Context: an optimization exercise on an open-source flow, tuned for small area. The choices shown serve that exercise and are no tape-out recipe.
Where RTL was checked, it was by simulation tests only, not by an equivalence proof against the original.
The series may have gaps, and a smaller design here may also do less where the tests do not look.
Only the layout flow was run in runs 2 and 3; the RTL was not checked for function there.
No activity file was given, so power comes from the tool's default toggle rates.

[flow/config.mk]
export PLATFORM = sky130hd
export DESIGN_NAME = alarm_clock_top
export DESIGN_NICKNAME = alarm_clock_top
export VERILOG_FILES = /design/flow/design.v
export SDC_FILE = /design/flow/constraint.sdc
export NUM_CORES = 4
export LEC_CHECK = 0
export CAP_MARGIN = 20
export CORE_MARGIN = 2
export CORE_UTILIZATION = 40
export SLEW_MARGIN = 20
[flow/design.v]
module time_generator(clk,reset,reset_count,fastwatch,one_minute,one_second);
  input clk,reset,fastwatch,reset_count;
  output reg one_minute,one_second;
  integer count1,count2;
  reg one_min_reg;
  always@(posedge clk or posedge reset)   
  begin
    if(reset)
      begin
        count1<=0;
        one_second<=0;
    end
  else if(reset_count)
    begin
        count1<=0;
        one_second<=0;
    end
    else if(count1=='d255)
      begin 
      one_second<=1;
      count1<=0;
      end
    else begin
      count1<=count1+1;
      one_second<=0;
    end
  end
always@(posedge clk or posedge reset)   
  begin
    if(reset)
      begin
        one_min_reg<=0;
      count2<=0;
   end
  else if(reset_count)
    begin
        count2<=0;
        one_min_reg<=0;
    end
    else if(count2=='d15359)
      begin
        count2<=0;
      one_min_reg<=1;
    end
    else 
      begin
      one_min_reg<=0;
      count2<=count2+1;
    end
  end
  always@(*)   
  begin
    if(fastwatch) one_minute=one_second;
  else one_minute=one_min_reg;    
  end
endmodule
module fsm (clock,
            reset,
            one_second,
            time_button,
            alarm_button,
            key,
            reset_count,
            load_new_a,
            show_a,
            show_new_time,              
            load_new_c,              
            shift);
input clock,reset,one_second,alarm_button,time_button;
input [3:0]key;
output reset_count,load_new_c,show_new_time,show_a,load_new_a,shift;
reg [2:0] ps,ns;
wire time_out;
reg [3:0] count1,count2;
parameter SHOW_TIME         = 3'b000;
parameter KEY_ENTRY         = 3'b001;
parameter KEY_STORED        = 3'b010; 
parameter SHOW_ALARM        = 3'b011;
parameter SET_ALARM_TIME    = 3'b100;
parameter SET_CURRENT_TIME  = 3'b101;
parameter KEY_WAITED        = 3'b110;
parameter NOKEY             = 10;
always @ (posedge clock or posedge reset)
begin
  if(reset) 
    count1<=0;
  else if(ps!=KEY_ENTRY)
    count1<=0;
    else if(!one_second)
      count1<=count1;
    else if(count1=='d9)
      count1<=0;
      else
        count1<=count1+1;
end
always @ (posedge clock or posedge reset)
begin
  if(reset)
    count2<=0;
  else if(ps!=KEY_WAITED)
    count2<=0;
    else if(!one_second)
      count2<=count2;
    else if(count2=='d9)
      count2<=0;
      else count2<=count2+1;
end
assign time_out=(count1=='d9)||(count2=='d9);
always @ (posedge clock or posedge reset) 
begin
    if(reset) ps<=0;
    else ps<=ns;
end
always @ (ps or key or alarm_button or time_button or time_out)
begin
  case(ps)
       SHOW_TIME  : begin
							         if(alarm_button)  ns<=SHOW_ALARM;
							           else if(key!=NOKEY)
							             ns<=KEY_STORED;
							             else
							               ns<=SHOW_TIME;
                    end
       KEY_STORED : ns<=KEY_WAITED;
       KEY_WAITED : begin
                    if(time_out==1)
                      ns<=SHOW_TIME;
                    else if(key==10)  ns<=KEY_ENTRY;
                      else ns<=KEY_WAITED;
	           end
       KEY_ENTRY  : begin
                        if(time_out==1) ns<=SHOW_TIME;
                          else if(key!=10)  ns<=  KEY_STORED;
                            else if(alarm_button) ns<=SET_ALARM_TIME;
                            else if(time_button)  ns<=SET_CURRENT_TIME;
                            else ns<=KEY_ENTRY;
                    end
      SHOW_ALARM  : begin
                      if(!alarm_button) ns<=SHOW_TIME;
                      else ns<=SHOW_ALARM;  	  
                    end
   SET_ALARM_TIME :  ns<=SHOW_TIME;
   SET_CURRENT_TIME : ns<=SHOW_TIME;
          default : ns = SHOW_TIME;
  endcase
end
assign reset_count=(ps==SET_CURRENT_TIME)?1:0;
assign load_new_c=(ps==SET_CURRENT_TIME)?1:0;
assign show_new_time=(ps==KEY_ENTRY || ps==KEY_STORED || ps==KEY_WAITED)?1:0;
assign show_a=(ps==SHOW_ALARM)?1:0;
assign load_new_a=(ps==SET_ALARM_TIME)?1:0;
assign shift=(ps==KEY_STORED)?1:0;
endmodule
module counter (clk,
	        reset,
		one_minute,
		load_new_c,
		new_current_time_ms_hr,
		new_current_time_ms_min,
		new_current_time_ls_hr,
		new_current_time_ls_min,
		current_time_ms_hr,
		current_time_ms_min,
		current_time_ls_hr,
		current_time_ls_min);
input clk,reset,one_minute,load_new_c;
input [3:0]new_current_time_ms_hr,new_current_time_ls_hr,new_current_time_ms_min,new_current_time_ls_min;
output reg [3:0]current_time_ms_hr,current_time_ls_hr,current_time_ms_min,current_time_ls_min;
always@( posedge clk or posedge reset)                                         
 begin              
 if(reset)
 begin
   current_time_ms_hr<=0;
   current_time_ls_hr<=0;
   current_time_ms_min<=0;
   current_time_ls_min<=0;
 end  
 else if(load_new_c)  begin
   current_time_ms_hr<=new_current_time_ms_hr;
   current_time_ls_hr<=new_current_time_ls_hr;
   current_time_ms_min<=new_current_time_ms_min;
   current_time_ls_min<=new_current_time_ls_min;
   end
 else if(one_minute==1)
   begin
     if(current_time_ms_hr==2 & current_time_ls_hr==3 & current_time_ms_min==5 & current_time_ls_min==9)
       begin
   current_time_ms_hr<=0;
   current_time_ls_hr<=0;
   current_time_ms_min<=0;
   current_time_ls_min<=0;
       end
   else if(current_time_ls_hr==9 & current_time_ms_min==5 & current_time_ls_min==9)
       begin
   current_time_ms_hr<=current_time_ms_hr+1;
   current_time_ls_hr<=0;
   current_time_ms_min<=0;
   current_time_ls_min<=0;
       end
    else if(current_time_ms_min==5 & current_time_ls_min==9)
       begin
   current_time_ls_hr<=current_time_ls_hr+1;
   current_time_ms_min<=0;
   current_time_ls_min<=0;
       end
  else if(current_time_ls_min==9)
    begin
      current_time_ls_min<=0;
      current_time_ms_min<=current_time_ms_min+1;
    end
  else
    current_time_ls_min<=current_time_ls_min+1'b1;
   end
    end
endmodule
module keyreg(reset,
              clock,
              shift,
              key,
              key_buffer_ls_min,
              key_buffer_ms_min,
              key_buffer_ls_hr,
              key_buffer_ms_hr);
input reset,clock,shift;
input [3:0]key;
output reg [3:0]key_buffer_ls_min;
 output reg [3:0]key_buffer_ms_min;
              output reg [3:0]key_buffer_ls_hr;
              output reg [3:0]key_buffer_ms_hr;
always @(posedge clock or posedge reset)
begin
    if(reset) begin
      key_buffer_ls_min<=0;
      key_buffer_ms_min<=0;
      key_buffer_ls_hr<=0;
      key_buffer_ms_hr<=0;
    end
    else if(shift)
      begin
      key_buffer_ls_min<=key;
      key_buffer_ms_min<=key_buffer_ls_min;
      key_buffer_ls_hr<=key_buffer_ms_min;
      key_buffer_ms_hr<=key_buffer_ls_hr;
        end
end
endmodule
module alarm_reg (new_alarm_ms_hr,
              new_alarm_ls_hr,
              new_alarm_ms_min,
              new_alarm_ls_min,
              load_new_a,
              clock,
              reset,
              alarm_time_ms_hr,
              alarm_time_ls_hr,
              alarm_time_ms_min,
              alarm_time_ls_min );
input clock,reset,load_new_a;
input [3:0]new_alarm_ms_hr,new_alarm_ls_hr,new_alarm_ms_min,new_alarm_ls_min;
output reg [3:0]alarm_time_ms_hr,alarm_time_ls_hr,alarm_time_ms_min,alarm_time_ls_min;
always @ (posedge clock or posedge reset)
begin
  if(reset)
    begin
      alarm_time_ms_hr<=0;
      alarm_time_ls_hr<=0;
      alarm_time_ms_min<=0;
      alarm_time_ls_min<=0;
    end
  else if(load_new_a)
    begin
      alarm_time_ms_hr<=new_alarm_ms_hr;
      alarm_time_ls_hr<=new_alarm_ls_hr;
      alarm_time_ms_min<=new_alarm_ms_min;
      alarm_time_ls_min<=new_alarm_ls_min;
    end
end
endmodule
module lcd_driver (alarm_time,
                   current_time,
                   show_a,
                   show_new_time,
                   key,
                   display_time,
                   sound_alarm);
input [3:0] key;
input [3:0]alarm_time;
input [3:0]current_time;
input show_a;
input show_new_time;
output reg [7:0]display_time;
output reg sound_alarm;
reg [3:0]display_value ;
parameter ZERO   = 8'h30;
parameter ONE    = 8'h31;
parameter TWO    = 8'h32;
parameter THREE  = 8'h33;
parameter FOUR   = 8'h34;
parameter FIVE   = 8'h35;
parameter SIX    = 8'h36;
parameter SEVEN  = 8'h37;
parameter EIGHT  = 8'h38;
parameter NINE   = 8'h39;
parameter ERROR  = 8'h3A;
always @ (alarm_time or current_time or show_a or show_new_time or key)
  begin
    if(show_new_time)
      begin
        sound_alarm<=0;
        display_value<=key;
      end
  else if(show_a)  begin
    sound_alarm<=0;
    display_value<=alarm_time;
 end
  else if(alarm_time==current_time)  begin
    sound_alarm<=1;
    display_value<=current_time;
  end
else begin
  sound_alarm<=0;
  display_value<=current_time;
  end
end
always @ (display_value)
  begin
    case (display_value)
          4'd0: display_time=ZERO;
          4'd1: display_time=ONE;
          4'd2: display_time=TWO;
          4'd3: display_time=THREE;
          4'd4: display_time=FOUR;
          4'd5: display_time=FIVE;
          4'd6: display_time=SIX;
          4'd7: display_time=SEVEN;
          4'd8: display_time=EIGHT;
          4'd9: display_time=NINE;
       default : display_time = ERROR;
    endcase
   end 
endmodule	    
module lcd_driver_4 ( alarm_time_ms_hr,
                      alarm_time_ls_hr,
                      alarm_time_ms_min,
                      alarm_time_ls_min,
                      current_time_ms_hr,
                      current_time_ls_hr,
                      current_time_ms_min,
                      current_time_ls_min,
                      key_ms_hr,
                      key_ls_hr,
                      key_ms_min,
                      key_ls_min,
                      show_a,
                      show_current_time,
                      display_ms_hr,
                      display_ls_hr,
                      display_ms_min,
                      display_ls_min,
                      sound_a);
input [3:0] alarm_time_ms_hr,
            alarm_time_ls_hr,
            alarm_time_ms_min,
            alarm_time_ls_min,
            current_time_ms_hr,
            current_time_ls_hr,
            current_time_ms_min,
            current_time_ls_min,
            key_ms_hr,
            key_ls_hr,
            key_ms_min,
            key_ls_min;
     input show_a,
            show_current_time;
      output sound_a;
      output [7:0]display_ms_hr,display_ls_hr,display_ms_min,display_ls_min;
wire sound_alarm1,sound_alarm2,sound_alarm3,sound_alarm4;
lcd_driver MS_HR (.alarm_time(alarm_time_ms_hr), 
                  .current_time(current_time_ms_hr),
                  .key(key_ms_hr),
                  .show_a(show_a),
                  .show_new_time(show_current_time),
                  .display_time(display_ms_hr),
                  .sound_alarm(sound_alarm1));
lcd_driver LS_HR (.alarm_time(alarm_time_ls_hr), 
                  .current_time(current_time_ls_hr),
                  .key(key_ls_hr),
                  .show_a(show_a),
                  .show_new_time(show_current_time),
                  .display_time(display_ls_hr),
                  .sound_alarm(sound_alarm2));
lcd_driver MS_MIN (.alarm_time(alarm_time_ms_min), 
                  .current_time(current_time_ms_min),
                  .key(key_ms_min),
                  .show_a(show_a),
                  .show_new_time(show_current_time),
                  .display_time(display_ms_min),
                  .sound_alarm(sound_alarm3));
lcd_driver LS_MIN (.alarm_time(alarm_time_ls_min), 
                  .current_time(current_time_ls_min),
                  .key(key_ls_min),
                  .show_a(show_a),
                  .show_new_time(show_current_time),
                  .display_time(display_ls_min),
                  .sound_alarm(sound_alarm4));
assign sound_a=sound_alarm1 & sound_alarm2 & sound_alarm3 & sound_alarm4;
endmodule
module alarm_clock_top(clock,
	               key,
		       reset,
		       time_button,
		       alarm_button,
		       fastwatch,
		       ms_hr,
		       ls_hr,
		       ms_min,
		       ls_min,
		       alarm_sound);
input [3:0]key;
input clock,reset,time_button,alarm_button,fastwatch;
output [7:0]ms_hr,ls_hr,ms_min,ls_min;
output alarm_sound;
wire one_minute,one_second,reset_count,load_new_a,show_a,show_new_time,load_new_c,shift;
wire [3:0]key_buffer_ls_min,key_buffer_ms_min,key_buffer_ls_hr,key_buffer_ms_hr,key;
wire [3:0]alarm_time_ms_hr,alarm_time_ls_hr,alarm_time_ms_min,alarm_time_ls_min;
wire [3:0]current_time_ms_hr,current_time_ls_hr,current_time_ms_min,current_time_ls_min;
time_generator tim_gen(clock,reset,reset_count,fastwatch,one_minute,one_second);
fsm fsm_dut(clock,
            reset,
            one_second,
            time_button,
            alarm_button,
            key,
            reset_count,
            load_new_a,
            show_a,
            show_new_time,              
            load_new_c,              
            shift);
counter counter_dut(clock,
	        reset,
		one_minute,
		load_new_c,
		key_buffer_ms_hr,
		key_buffer_ms_min,
		key_buffer_ls_hr,
		key_buffer_ls_min,
		current_time_ms_hr,
		current_time_ms_min,
		current_time_ls_hr,
		current_time_ls_min);
keyreg key_dut(reset,
              clock,
              shift,
              key,
              key_buffer_ls_min,
              key_buffer_ms_min,
              key_buffer_ls_hr,
              key_buffer_ms_hr);
alarm_reg alarm_dut(key_buffer_ms_hr,
              key_buffer_ls_hr,
              key_buffer_ms_min,
              key_buffer_ls_min,
              load_new_a,
              clock,
              reset,
              alarm_time_ms_hr,
              alarm_time_ls_hr,
              alarm_time_ms_min,
              alarm_time_ls_min );
lcd_driver_4 lcd( alarm_time_ms_hr,
                      alarm_time_ls_hr,
                      alarm_time_ms_min,
                      alarm_time_ls_min,
                      current_time_ms_hr,
                      current_time_ls_hr,
                      current_time_ms_min,
                      current_time_ls_min,
                      key_buffer_ms_hr,
                      key_buffer_ls_hr,
                      key_buffer_ms_min,
                      key_buffer_ls_min,
                      show_a,
                      show_new_time,
                      ms_hr,
                      ls_hr,
                      ms_min,
                      ls_min,
                      alarm_sound);
endmodule
[flow/constraint.sdc]
create_clock -name core_clock -period 6.0 [get_ports {clock}]
set_input_delay 1.2000 -clock core_clock [delete_from_list [all_inputs] [get_ports {clock}]]
set_output_delay 1.2000 -clock core_clock [all_outputs]
set_load 0.01 [all_outputs]
[flow/run.sh]
#!/bin/bash
# synth_recipe.tcl (not shown) runs the flow's synth.tcl, then flattens the netlist and writes it again
# the make line also repeats each setting of config.mk as NAME=value (left out here)
make -C /OpenROAD-flow-scripts/flow DESIGN_CONFIG=/design/flow/config.mk WORK_HOME=/design/flow/orfs CLKGATE_MAP_FILE= SYNTH_SCRIPT=/design/flow/synth_recipe.tcl finish
==> run_1/met1.png <==
Drawn at 4 px/um.
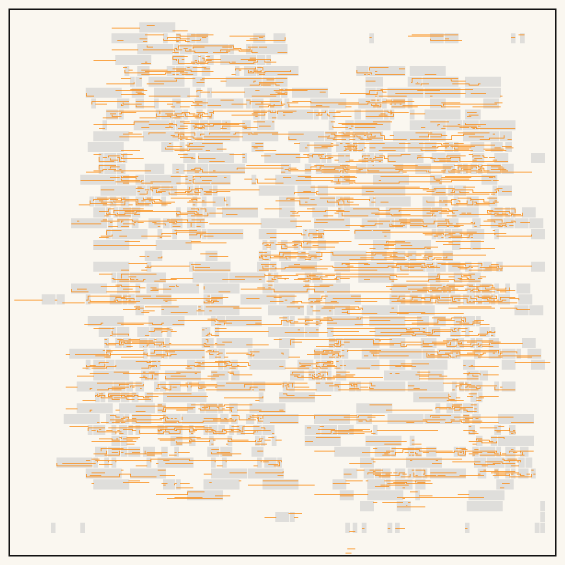
wire length on this layer	7350 um
main direction	horizontal
nets with wire on the layer	704
share of all routed wire	48%
longest straight run	43.2 um
DR vias: 5375
M1 GR Usage: 0.2356
Routed WL: 15380 um

==> run_1/met2.png <==
Drawn at 3 px/um.
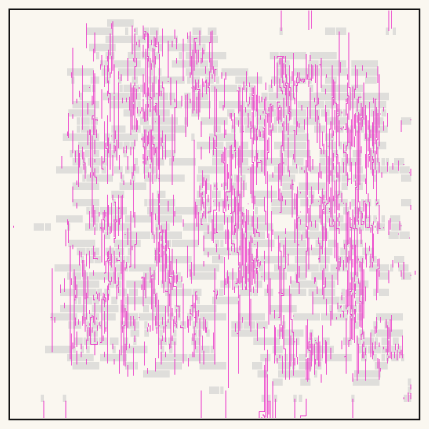
wire length on this layer	7200 um
share of all routed wire	47%
longest straight run	45.2 um
GR Util met2: 0.2808

==> run_1/met3.png <==
Drawn at 4 px/um.
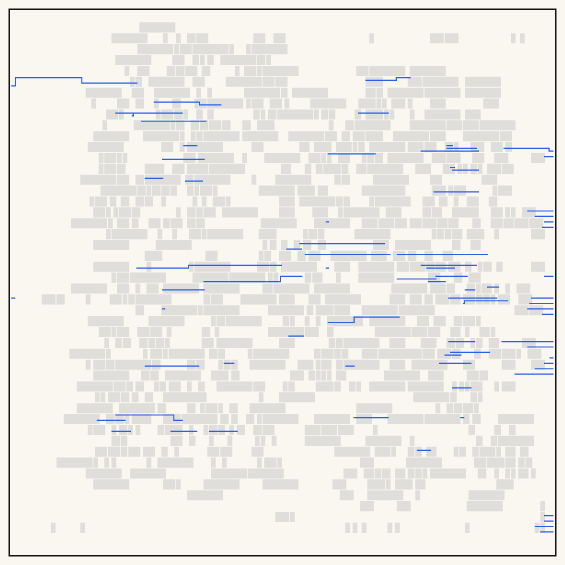
wire length on this layer	620 um
longest straight run	23.2 um
main direction	horizontal
nets with wire on the layer	59
share of all routed wire	4.0%

==> impl_metrics.env, run 1 <==
export IMPL_grt_usage=0.1761
export IMPL_tritoncts_num_buffers=17
export IMPL_start_kind="flip-flop"
export IMPL_syn_area_per_cell_sq_um=9.692
export IMPL_netlist_area_sq_um=6998
export IMPL_ys_seq_elements=125
export IMPL_htreeDepth=4
export IMPL_hpwl_um=10500
export IMPL_grt_busiest_layer="met2"
export IMPL_num_rows=48
export IMPL_status="complete, no violations"
export IMPL_p_leak_uw=0.003469
export IMPL_multi_input_area_sq_um=3626
export IMPL_power_density_nw_per_um2=448.4
export IMPL_synth_top_cell_area_share=0.4470
export IMPL_place_congestion=0.8495
export IMPL_yosysTopAreaCell="dfrtp_1"
export IMPL_setup_tns_ps=0
export IMPL_worstSetupPathType="reg2out"
export IMPL_rsz0062_at_grt="false"
export IMPL_fmax_ghz=0.2143
export IMPL_grt_overflow=0
export IMPL_antenna_found_initial=0
export IMPL_crit_top_cell="a221oi_1"
export IMPL_fin_skew_ps=7.800
export IMPL_drt_iter0_drc=319
export IMPL_power_uw=3560
export IMPL_ys_async_sr_fraction=1.000
export IMPL_crit_required_ps=4800
export IMPL_hold_viol=0
export IMPL_crit_chain="nor2b_1 > nor2_1 > a221oi_1 > o21ai_0 > a221oi_1 > clkdlybuf4s50_1"
export IMPL_die_w_um=136.3
export IMPL_min_path_type="reg2reg"
export IMPL_detail_route_vias_per_cell=5.518
export IMPL_drive_gt1_frac=0.1041
export IMPL_cts_tree="built"
export IMPL_max_slew_margin_rel=0.3587
export IMPL_yosysUniqueCellTypes=56
export IMPL_cts_sinks=125
export IMPL_end_kind="output port"
export IMPL_drc=0
export IMPL_ctsResizeCount=0
export IMPL_largestRegisters="tim_gen.count1 (32), tim_gen.count2 (32)"
export IMPL_die_h_um=136.3
export IMPL_grt_pass1_vias=5219
export IMPL_firstDrtPassIters=4
export IMPL_min_period_over_period=0.7778
run 1: power by group:
group | total [uW] | switching [uW] | internal, uW
clock network | 1020 | 353 | 670
logic | 1160 | 545 | 614
registers | 1380 | 328 | 1050
total | 3560 | 1230 | 2330
run 1: worst max-delay path: cells and delay by family (launching register included):
family,cells,cell delay (ps)
AO/OA/AOI/OAI,3,870
flip-flops,1,700
buffers and inverters,1,580
AND/OR/NAND/NOR,2,920
run 1: logic make-up (layout without fill, tap and decap cells):
family                     after synthesis  in the layout  synth area share
and+or+nand+nor                        309            309            0.2281
adders and majority gates               14             14           0.02503
buffers and inverters                   57             70           0.04327
muxes                                   48             48           0.07527
xor gates and xnor gates                75             75           0.09387
AOI/OAI and AO/OA                       92             92           0.08636
other                                    2             16          0.001073
DFF                                    125            125            0.4470
run 1: per-stage QoR:
step                      instance area (sq um)  cells
after detailed placement                   7356    943
after global placement                     7350    943
after global routing                       7940    974
after CTS                                  7940    974
final                                      7940    974
after floorplan                            7051    736
run 1: Yosys cell counts (all sizes together), types with 2 or more instances:
master,number
dfrtp,125
inv,10
ha,14
nand4,23
o22ai,6
xor2,54
a221oi,6
mux2,37
a21oi,21
mux2i,11
a2bb2oi,2
a221o,2
xnor2,21
nor3b,4
or3,4
o21ai,24
and4,7
and3b,5
a211oi,4
and3,20
o21a,3
nand3,32
nor2,105
clkbuf,15
nor4,19
or2,2
o31ai,3
nand3b,6
and2,3
buf,32
o221ai,6
nand2,48
nand2b,5
nor2b,8
a22o,4
a22oi,3
conb,2
a21o,3
nor4b,2
a31oi,2
nor3,12
run 1: area by class of cell:
type / instances / area share
well taps: 225 / 0.03546
repair buffers: 29 / 0.03530
multi-input cells: 554 / 0.4567
clock buffers: 24 / 0.05941
inverters: 10 / 0.005043
clock inverters: 7 / 0.01418
flip-flops and latches: 125 / 0.3939
run 1: routing by layer:
metal	share of wire	wire length [um]
met1	0.48	7347
met2	0.47	7201
met3	0.040	620
met4	0.014	213
met5	0	0
run 1: layout by cell type (no fill, tap or decap), drive strengths merged, types with 21 or more instances in the layout:
cell           instances
dfrtp                125
nand4                 23
clkdlybuf4s50         25
mux2                  37
xnor2                 21
o21ai                 24
clkbuf                24
nand3                 32
a21oi                 21
nand2                 48
nor2                 105
xor2                  54
run 1: final timing paths:
| kind | slack [ps] | startpoint | end |
|---|---|---|---|
| setup / recovery | 1330 | fsm_dut.ps[0]$_DFF_PP0_ | ms_min[0] |
| hold / removal | 490 | tim_gen.count1[0]$_DFF_PP0_ | tim_gen.count1[0]$_DFF_PP0_ |
| setup reg to reg | 3440 | tim_gen.count2[0]$_DFF_PP0_ | tim_gen.count2[7]$_DFF_PP0_ |
| hold reg to reg | 490 | tim_gen.count1[0]$_DFF_PP0_ | tim_gen.count1[0]$_DFF_PP0_ |
| max in group asynchronous | 3420 | reset | alarm_dut.alarm_time_ls_min[2]$_DFFE_PP0N_ |
| min in group asynchronous | 1310 | reset | tim_gen.count2[19]$_DFF_PP0_ |
--- run 2 (diff from run 1) ---
==> flow/design.v (replaced) <==
module alarm_clock_top(clock, key, reset, time_button, alarm_button, fastwatch,
                       ms_hr, ls_hr, ms_min, ls_min, alarm_sound);
input [3:0] key;
input clock, reset, time_button, alarm_button, fastwatch;
output [7:0] ms_hr, ls_hr, ms_min, ls_min;
output alarm_sound;
localparam ST   = 3'b000;   
localparam SA   = 3'b001;   
localparam SETA = 3'b010;   
localparam SETC = 3'b011;   
localparam KS   = 3'b100;   
localparam KW   = 3'b101;   
localparam KE1  = 3'b110;   
localparam KE   = 3'b111;   
reg [2:0] ps;
reg [3:0] cnt;              
reg [3:0] t3, t2, t1, t0;   
reg [3:0] a3, a2, a1, a0;   
reg [3:0] k3, k2, k1, k0;   
reg [7:0] sc;               
reg [5:0] mc;               
wire rc      = (ps == SETC);
wire nokey   = (key == 4'd10);
wire time_out = cnt[3] & cnt[0];
wire sec_wrap   = (sc == 8'd0);
wire one_second = sec_wrap & (mc != 6'd0);
wire one_min    = sec_wrap & (mc == 6'd60);
wire one_minute = fastwatch ? one_second : one_min;
always @(posedge clock or posedge reset)
  if (reset) begin
    sc <= 8'd0;
    mc <= 6'd0;
  end else if (rc) begin
    sc <= 8'd0;
    mc <= 6'd0;
  end else begin
    sc <= sc + 8'd1;
    if (sec_wrap)
      mc <= (mc == 6'd60) ? 6'd1 : mc + 6'd1;
  end
reg [2:0] ns;
always @* begin
  case (ps)
    ST:   ns = alarm_button ? SA : (!nokey ? KS : ST);
    SA:   ns = alarm_button ? SA : ST;
    KS:   ns = KW;
    KW:   ns = time_out ? ST : (nokey ? KE1 : KW);
    KE1, KE:
          ns = time_out ? ST : (!nokey ? KS : (alarm_button ? SETA :
               (time_button ? SETC : KE)));
    default: ns = ST;
  endcase
end
always @(posedge clock or posedge reset)
  if (reset) ps <= ST;
  else ps <= ns;
always @(posedge clock)
  if (ps == KS)
    cnt <= 4'd0;
  else if (ps == KE1)
    cnt <= {3'd0, one_second};
  else if (one_second)
    cnt <= cnt + 4'd1;
always @(posedge clock or posedge reset)
  if (reset) begin
    k3 <= 0; k2 <= 0; k1 <= 0; k0 <= 0;
  end else if (ps == KS) begin
    k3 <= k2; k2 <= k1; k1 <= k0; k0 <= key;
  end
always @(posedge clock or posedge reset)
  if (reset) begin
    a3 <= 0; a2 <= 0; a1 <= 0; a0 <= 0;
  end else if (ps == SETA) begin
    a3 <= k3; a2 <= k2; a1 <= k1; a0 <= k0;
  end
wire c9    = (t0 == 4'd9);
wire c59   = c9 & (t1 == 4'd5);
wire c959  = c59 & (t2 == 4'd9);
wire c2359 = c59 & (t2 == 4'd3) & (t3 == 4'd2);
always @(posedge clock or posedge reset)
  if (reset) begin
    t3 <= 0; t2 <= 0; t1 <= 0; t0 <= 0;
  end else if (rc) begin
    t3 <= k3; t2 <= k2; t1 <= k1; t0 <= k0;
  end else if (one_minute) begin
    t0 <= c9 ? 4'd0 : t0 + 4'd1;
    if (c9) t1 <= c59 ? 4'd0 : t1 + 4'd1;
    if (c59) begin
      t2 <= (c959 | c2359) ? 4'd0 : t2 + 4'd1;
      if (c2359) t3 <= 4'd0;
      else if (c959) t3 <= t3 + 4'd1;
    end
  end
wire show_key   = ps[2];
wire show_alarm = (ps == SA);
wire [15:0] dv = show_key ? {k3, k2, k1, k0} :
                 show_alarm ? {a3, a2, a1, a0} : {t3, t2, t1, t0};
function [7:0] lcd;
  input [3:0] d;
  lcd = (d > 4'd9) ? 8'h3A : {4'h3, d};
endfunction
assign ms_hr  = lcd(dv[15:12]);
assign ls_hr  = lcd(dv[11:8]);
assign ms_min = lcd(dv[7:4]);
assign ls_min = lcd(dv[3:0]);
assign alarm_sound = !show_key && !show_alarm &&
                     ({t3, t2, t1, t0} == {a3, a2, a1, a0});
endmodule
--- a/flow/config.mk
+++ b/flow/config.mk
@@ -7,2 +7,3 @@
 export LEC_CHECK = 0
+export ABC_AREA = 1
 export CAP_MARGIN = 20
==> run 2 against run 1 <==
  * Still clean
  * Via count fell by 33%
  * Sequential power fell by 48%
  * Global-route usage rose by 1.5 points
  * Cell count decreased by 24%
  * Critical path type unchanged
==> impl_metrics.env, run 2 <==
export IMPL_status="complete, no violations"
export IMPL_min_path_type="reg2reg"
export IMPL_ant_nets=0
export IMPL_coreArea_sq_um=10370
export IMPL_ioPinCount=42
export IMPL_power_uw=1973
export IMPL_ys_async_sr_fraction=0.9420
export IMPL_netlist_area_sq_um=4282
export IMPL_firstDrtPassIters=4
export IMPL_die_w_um=107.5
export IMPL_post_route_min_period_ps=4005
export IMPL_num_rows=37
export IMPL_power_density_nw_per_um2=414.9
export IMPL_p_leak_uw=0.002286
export IMPL_hold_viol=0
export IMPL_maxCapViolations=0
export IMPL_start_kind="flip-flop"
export IMPL_num_fill_cells=1036
export IMPL_cts_sinks=69
export IMPL_crit_required_ps=4800
export IMPL_final_util=0.4585
export IMPL_netlist_top_cells_count="nand2_1, inv_1, dfrtp_1"
export IMPL_fmax_ghz=0.2497
export IMPL_critPathSlowestCell="dfrtp_1"
export IMPL_syn_area_per_cell_sq_um=7.395
export IMPL_cp_data_arrival_time_ps=2800
export IMPL_cts_hold_fix_buffers=0
export IMPL_largest_reg_flops=8
export IMPL_die_h_um=107.5
export IMPL_grt_pass1_vias=3570
export IMPL_worstHoldStart="sc[7]$_DFF_PP0_"
export IMPL_detail_route_vias_per_cell=4.881
export IMPL_p_clk_frac=0.199
export IMPL_fin_skew_ps=12.06
export IMPL_synthCells=579
export IMPL_p_sw_uw=830.5
export IMPL_hpwl_um=7138
export IMPL_rr_endpoint="t2[0]$_DFFE_PP0P_"
export IMPL_worst_r2r_setup_slack_ps=3800
export IMPL_vdd_ir_drop_max_mv=0.2065
export IMPL_crit_chain="inv_4 > nand2_2 > inv_1 > nand2_1 > o221ai_1 > a21oi_1 > clkdlybuf4s50_1"
export IMPL_cpPeakStageDelay_ps=740
export IMPL_place_congestion=0.8574
export IMPL_hold_path_cell_count=1
export IMPL_end_kind="output port"
export IMPL_synth_edf_count=0
export IMPL_antenna_found_initial=0
export IMPL_switching_share=0.4210
export IMPL_grt_overflow=0
export IMPL_fin_nets=620
export IMPL_grt_max_degree=66
export IMPL_synth_most_common_cell="nand2_1"
export IMPL_reg2reg_from="ps[2]$_DFF_PP0_"
export IMPL_grt_usage=0.1912
export IMPL_yosys_warnings=1
export IMPL_p_int_uw=1142
export IMPL_dieArea_sq_um=11550
export IMPL_max_slew_margin_rel=0.4358
export IMPL_syn_to_final_growth_pct=11.05
export IMPL_drc=0
export IMPL_post_cts_buffers=0
export IMPL_cp_depth=7
export IMPL_num_antenna_cells=0
export IMPL_rsz0062_at_grt="false"
export IMPL_wl_per_cell_um=13.55
export IMPL_htreeDepth=3
export IMPL_drt_iter0_drc=181
export IMPL_min_period_over_period=0.6674
export IMPL_drive_gt1_frac=0.08430
export IMPL_worstSetupPathType="reg2out"
export IMPL_yosysTopAreaCell="dfrtp_1"
export IMPL_cts_tree="built"
export IMPL_final_cell_mix="nand2_1, inv_1, dfrtp_1, nor2_1, o21ai_0"
export IMPL_ys_seq_elements=69
export IMPL_regMostFlops="sc"
export IMPL_synth_top_cell_area_share=0.3799
export IMPL_tritoncts_num_buffers=9
export IMPL_r2r_cells=6
export IMPL_crit_family="buffers and inverters"
export IMPL_ctsResizeCount=0
export IMPL_cts_clk_slew_worst_paths_ps=80
export IMPL_post_place_ws_ps=2422
export IMPL_worst_path_buf_inv=3
export IMPL_hold_end="sc[7]$_DFF_PP0_"
export IMPL_power_frac_comb=0.436
export IMPL_largestRegisters="sc (8), mc (6)"
export IMPL_critical_path_peak_fanout=16
export IMPL_clkLatencyLatePin_ps=360
export IMPL_layout_commonest_cell="nand2_1"
export IMPL_yosysUniqueCellTypes=38
export IMPL_seq_power_share=0.365
export IMPL_setup_viol=0
## run 2: cell types whose count changed in the layout (fill, tap and decap cells not counted), sizes merged, moves of 20 or more
cell | before | now
xor2 | 54 | 9
and3 | 20 | 0
dfrtp | 125 | 65
mux2 | 37 | 0
inv | 10 | 80
nand2 | 48 | 156
nor2 | 105 | 60
o21ai | 24 | 60
## run 2: worst max path at each step
stage	startpoint	end
2_1_floorplan	reset	a0[0]$_DFFE_PP0N_
4_1_cts	ps[2]$_DFF_PP0_	ls_min[0]
3_3_place_gp	ps[2]$_DFF_PP0_	ms_hr[0]
3_5_place_dp	ps[2]$_DFF_PP0_	ms_hr[0]
5_1_grt	ps[2]$_DFF_PP0_	ms_hr[0]
6_report	ps[2]$_DFF_PP0_	ls_min[0]
## run 2: metal layers
metal | wire, um | global-route usage | up-vias
met3 | 396 | 0.03087 | 11
met5 | 0 | 0 | -
li1 | - | - | 1854
met1 | 4853 | 0.2575 | 1677
met2 | 4663 | 0.3097 | 75
met4 | 129 | 0.07234 | 0
## run 2: area by class of cell
type / count / area [sq um] / area share
Clock inverter: 6 / 62.56 / 0.01316
Tap cell: 136 / 170.2 / 0.03579
Multi-Input combinational cell: 413 / 2103 / 0.4424
Timing Repair Buffer: 27 / 269.0 / 0.05658
Sequential cell: 69 / 1707 / 0.3589
Inverter: 80 / 305.3 / 0.06421
Clock buffer: 10 / 137.6 / 0.02895
## run 2: cell families (layout without fill, tap and decap cells)
| logic type | after synthesis | count (layout) | share of synthesized area |
|---|---|---|---|
| xor gates and xnor gates | 14 | 14 | 0.02864 |
| and+or+nand+nor | 275 | 275 | 0.2800 |
| adders and majority gates | 11 | 11 | 0.03214 |
| DFF | 69 | 69 | 0.3986 |
| AOI/OAI and AO/OA | 97 | 97 | 0.1353 |
| other | 2 | 16 | 0.001754 |
| buffers and inverters | 111 | 123 | 0.1236 |
## run 2: power groups by stage
stage          sequential (uW)  clock, uW  combinational [uW]
3_3_place_gp               724          0                 836
4_1_cts                    717        401                 857
6_report                   719        393                 861
2_1_floorplan              676          0                 607
5_1_grt                    742        425                 972
3_5_place_dp               726          0                 853
## run 2: worst register-to-register path, cell delays in order, from the launching register on
cell and delay [ps]:
dfrtp_1 740, inv_4 190, nand3_4 310, nand3_2 460, nand2_1 290, nand2_1 80, nand2_1 70
## run 2: per-stage QoR
stage	instance area, sq um	cells	hold WS, ps
after floorplan	4334	593	433.7
after global placement	4538	724	453.2
after detailed placement	4538	724	464.3
after CTS	4738	740	476.5
after global routing	4755	741	518.8
final	4755	741	472.6
==> run_2/met3.png <==
Drawn at 6 px/um.
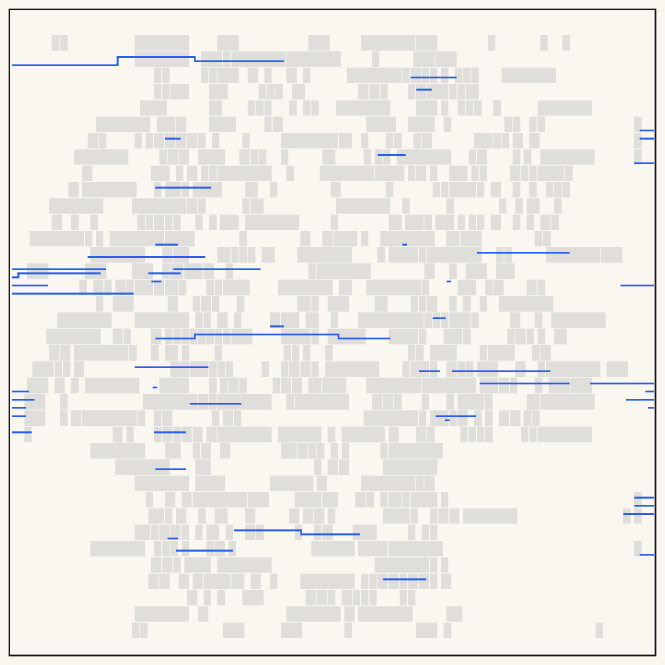
Routed WL: 10040 um
DR vias: 3617
met3 usage in global routing: 0.03087

==> run_2/final_worst_path.png <==
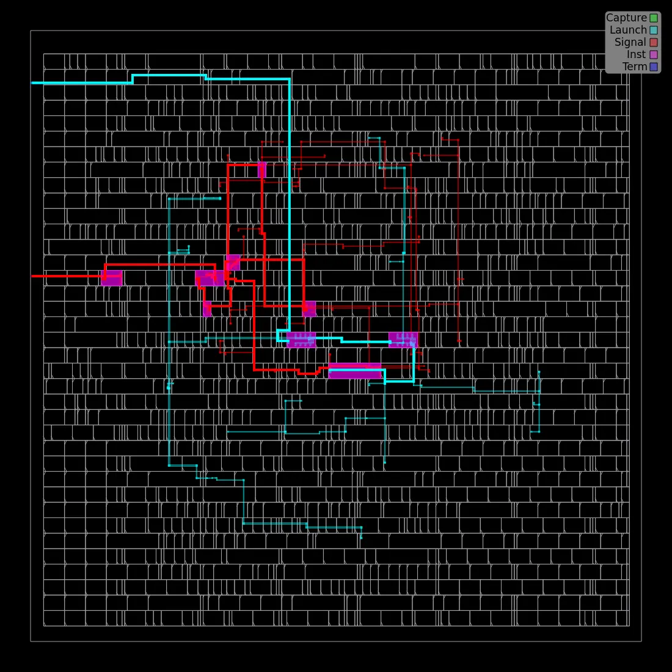
TNS Setup: 0 ps
Non-Filler Instances: 741
Final WS setup: 1995 ps

--- run 3 (diff from run 2) ---
--- a/flow/config.mk
+++ b/flow/config.mk
@@ -7,3 +7,2 @@
 export LEC_CHECK = 0
-export ABC_AREA = 1
 export CAP_MARGIN = 20
==> run 3 against run 2 <==
  * Sequential cell count did not move
  * Synthesized area shrank 0.76%
  * Non-clock buffer count increased by 3
  * Register-to-register slack lost 620 ps
  * Utilization shrank 0.22 points
  * Final area decreased by 0.92%
  * Global-route usage fell by 1.2 points
  * Total power is 6.0% higher
  * Cell count shrank 20%
  * Clock skew shrank 3.5 ps
  * Die area is 0.73% lower
  * Critical path type unchanged
==> impl_metrics.env, run 3 <==
export IMPL_drive_gt1_frac=0.1663
export IMPL_power_density_nw_per_um2=443.7
export IMPL_cts_sinks=69
export IMPL_layout_setup_ws_ps=1659
export IMPL_p_leak_uw=0.002007
export IMPL_start_util=0.4116
export IMPL_cts_clk_slew_worst_paths_ps=70
export IMPL_cp_depth=6
export IMPL_max_slew_margin_rel=0.2970
export IMPL_num_antenna_cells=0
export IMPL_worst_path_buf_inv=1
export IMPL_crit_required_ps=4800
export IMPL_end_kind="output port"
export IMPL_cpPeakStageDelay_ps=860
export IMPL_setup_viol=0
export IMPL_post_cts_buffers=0
export IMPL_ioPinCount=42
export IMPL_ys_seq_elements=69
export IMPL_cp_data_arrival_time_ps=3140
export IMPL_cts_hold_fix_buffers=0
export IMPL_dieArea_sq_um=11460
export IMPL_yosys_warnings=1
export IMPL_synth_seq_area_share=0.4016
export IMPL_worstSetupPathType="reg2out"
export IMPL_min_path_type="reg2reg"
export IMPL_grt_overflow=0
export IMPL_synth_top_cell_area_share=0.3828
export IMPL_synth_most_common_cell="dfrtp_1"
export IMPL_grt_first_pass_wirelength_um=15990
export IMPL_synth_edf_count=0
export IMPL_r2r_cells=6
export IMPL_coreArea_sq_um=10320
export IMPL_largestRegisters="sc (8), mc (6)"
export IMPL_synth_area_leaders="dfrtp_1, mux2_2, mux2i_1"
export IMPL_regArea_sq_um=1707
export IMPL_layout_commonest_cell="dfrtp_1"
export IMPL_drc=0
export IMPL_hpwl_um=6594
export IMPL_fin_skew_ps=8.543
export IMPL_min_period_over_period=0.7234
export IMPL_syn_area_per_cell_sq_um=9.813
export IMPL_netlist_area_sq_um=4249
export IMPL_yosysUniqueCellTypes=64
export IMPL_rsz0062_at_grt="false"
export IMPL_grt_pass1_vias=3174
export IMPL_port_buffers=25
export IMPL_highest_layer="met4"
export IMPL_synthCells=433
export IMPL_maxCapViolations=0
export IMPL_htreeDepth=3
export IMPL_status="complete, no violations"
export IMPL_ys_async_sr_fraction=0.9420
export IMPL_clkLatencyLatePin_ps=340
export IMPL_num_fill_cells=1020
export IMPL_netlist_top_cells_count="dfrtp_1, mux2_2, nor2_1"
export IMPL_multi_input_area_sq_um=2307
export IMPL_cts_tree="built"
export IMPL_yosysTopAreaCell="dfrtp_1"
export IMPL_syn_to_final_growth_pct=10.87
export IMPL_met1Wirelength_um=4432
export IMPL_hold_viol=0
export IMPL_worst_pin_slew_ps=1055
export IMPL_die_h_um=107.1
export IMPL_crit_family="simple AND/OR/NAND/NOR gates"
export IMPL_post_route_min_period_ps=4341
export IMPL_post_place_ws_ps=1984
export IMPL_ys_flop_type="dfrtp_1"
export IMPL_num_rows=37
export IMPL_fmax_ghz=0.2304
export IMPL_critPathSlowestCell="nand2b_1"
export IMPL_drt_iter0_drc=186
export IMPL_largest_reg_flops=8
export IMPL_wl_per_cell_um=16.02
export IMPL_detail_route_vias_per_cell=5.325
export IMPL_final_cell_mix="dfrtp_1, mux2_2, nor2_1, nand2_1, o21ai_0"
export IMPL_worst_r2r_setup_slack_ps=3180
export IMPL_fin_nets=472
export IMPL_root_buffer="clkbuf_8"
export IMPL_route_met2_wl_um=4626
export IMPL_slew_violations=0
export IMPL_die_w_um=107.1
export IMPL_ant_nets=0
export IMPL_hold_path_cell_count=2
export IMPL_grt_max_degree=66
export IMPL_tritoncts_num_buffers=9
export IMPL_clockBufferDepth=2
export IMPL_critical_path_peak_fanout=18
export IMPL_regMostFlops="sc"
export IMPL_start_kind="flip-flop"
export IMPL_place_congestion=0.8080
export IMPL_ctsResizeCount=0
export IMPL_antenna_found_initial=0
export IMPL_crit_chain="nand2b_1 > mux2_2 > mux2i_1 > nand2_1 > a21oi_1 > clkdlybuf4s50_1"
export IMPL_vdd_ir_drop_max_mv=0.1897
export IMPL_grt_usage=0.1788
export IMPL_wl_met3_um=293
export IMPL_firstDrtPassIters=4
export IMPL_setup_tns_ps=0
run 3: cell types whose count changed after synthesis, sizes merged, moves of 8 or more:
| cell | delta |
|---|---|
| mux2i | +20 |
| mux2 | +41 |
| xor2 | +8 |
| nand3 | -29 |
| a21oi | +9 |
| inv | -63 |
| o21ai | -28 |
| nor2 | -22 |
| nand2 | -120 |
run 3: logic make-up (layout without fill, tap and decap cells):
group / count (synthesis) / in the layout / share of synthesized area
and+or+nand+nor: 132 / 132 / 0.1726
AOI/OAI and AO/OA: 78 / 78 / 0.1145
DFF: 69 / 69 / 0.4016
muxes: 61 / 61 / 0.1558
buffers and inverters: 54 / 64 / 0.06773
xor gates and xnor gates: 26 / 26 / 0.05359
adders and majority gates: 11 / 11 / 0.03239
other: 2 / 16 / 0.001767
run 3: power by group:
part | switching (uW) | total (uW) | internal [uW]
logic | 424 | 903 | 479
clock network | 165 | 338 | 173
registers | 232 | 849 | 618
total | 821 | 2090 | 1270
run 3: metrics by stage:
step                      std cells  hold WS (ps)    util  power [uW]  cell area, sq um
after CTS                       593         496.8  0.4563        2116              4711
after floorplan                 447         458.4       -        1441              4302
after global routing            593         517.5  0.4563        2261              4711
after global placement          577         467.2  0.4397        1750              4539
after detailed placement        577         486.5  0.4397        1770              4539
final                           593         502.1  0.4563        2090              4711
run 3: area by class of cell:
cell class                 instances  area share
multi-input combinational        324      0.4898
sequential                        69      0.3623
timing repair buffer              30     0.06109
tap                              136     0.03612
clock buffer                      15     0.03533
inverter                          18     0.01434
clock inverter                     1    0.001062
run 3: worst reg2reg max path, cell delays in order, from the launching register on:
cell	delay [ps]
dfrtp_1	330
buf_4	250
clkinv_1	590
nand3_1	780
o21ai_1	300
o31ai_1	320
a22o_1	190
run 3: layer usage:
layer,up-vias,track usage
li1,1518,-
met1,1574,0.2308
met2,58,0.2939
met3,8,0.03465
met4,0,0.07236
met5,-,0
run 3: final timing paths:
kind / endpoint / startpoint
worst max-delay path: ls_hr[0] / ps[1]$_DFF_PP0_
worst min-delay path: cnt[3]$_SDFFE_PP0P_ / cnt[3]$_SDFFE_PP0P_
worst max register to register: t3[0]$_DFFE_PP0P_ / ps[2]$_DFF_PP0_
worst min register to register: cnt[3]$_SDFFE_PP0P_ / cnt[3]$_SDFFE_PP0P_
max in group asynchronous: k2[0]$_DFFE_PP0P_ / reset
min in group asynchronous: a1[1]$_DFFE_PP0N_ / reset
==> run_3/port_nets.png <==
Drawn at 4 px/um.
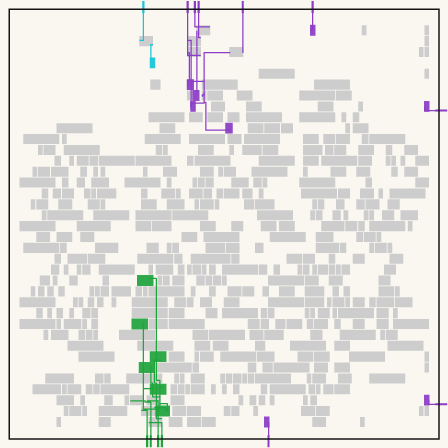
port	color	bits	direction	edge	end cells	wire
`reset`	cyan	1	input	north	1	13.2 um
`key`	green	4	input	south	6	143 um
`ms_min`	purple	8	output	5 north, 2 east, 1 south	8	138 um

==> run_3/met3.png <==
Drawn at 6 px/um.
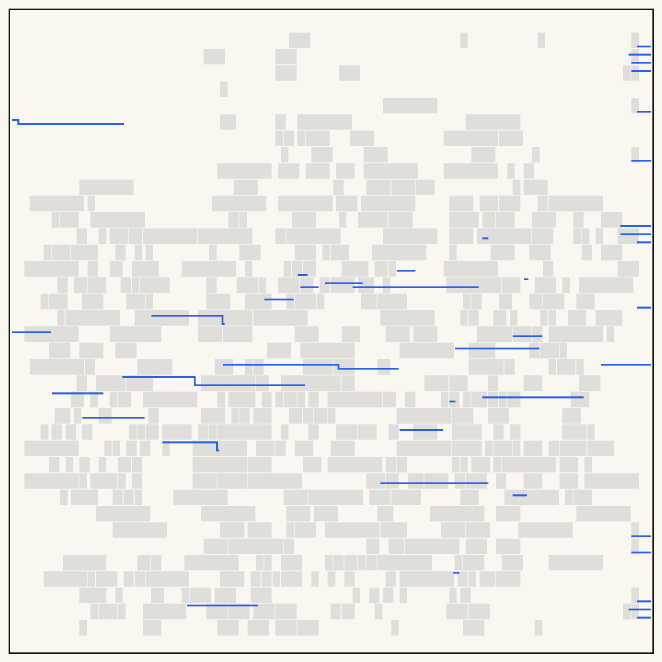
DR vias: 3158
Routed WL: 9500 um

re-timing with driven ports:
No port has a modelled driver above. Below, the same layouts with a new extraction and two added sets of constraints.
Step 1: set_driving_cell puts a clkbuf_16 on clock and a buf_2 on each other input, an assumption about the parent block.
Step 2 moves the port delays by t, midway between the first and last clock arrival at a register: inputs arrive t later, outputs are due t later. That takes back most of the time a late clock gives input paths.
a / b / c = no drivers / after step 1 / after step 2; a / b = the first two.
run	t, ns	setup slack, ns	latest minus earliest clock arrival (ns)	worst register clock-pin slew, ns	worst slew at a driven data input, ns
run 1	0.453	1.333 / 1.291 / 1.744	0.008 / 0.008	0.06 / 0.06	0.04
run 2	0.387	1.995 / 1.961 / 2.348	0.012 / 0.012	0.08 / 0.08	0.03
run 3	0.365	1.659 / 1.626 / 1.991	0.009 / 0.009	0.07 / 0.07	0.03
After both steps every run listed still meets setup and hold.
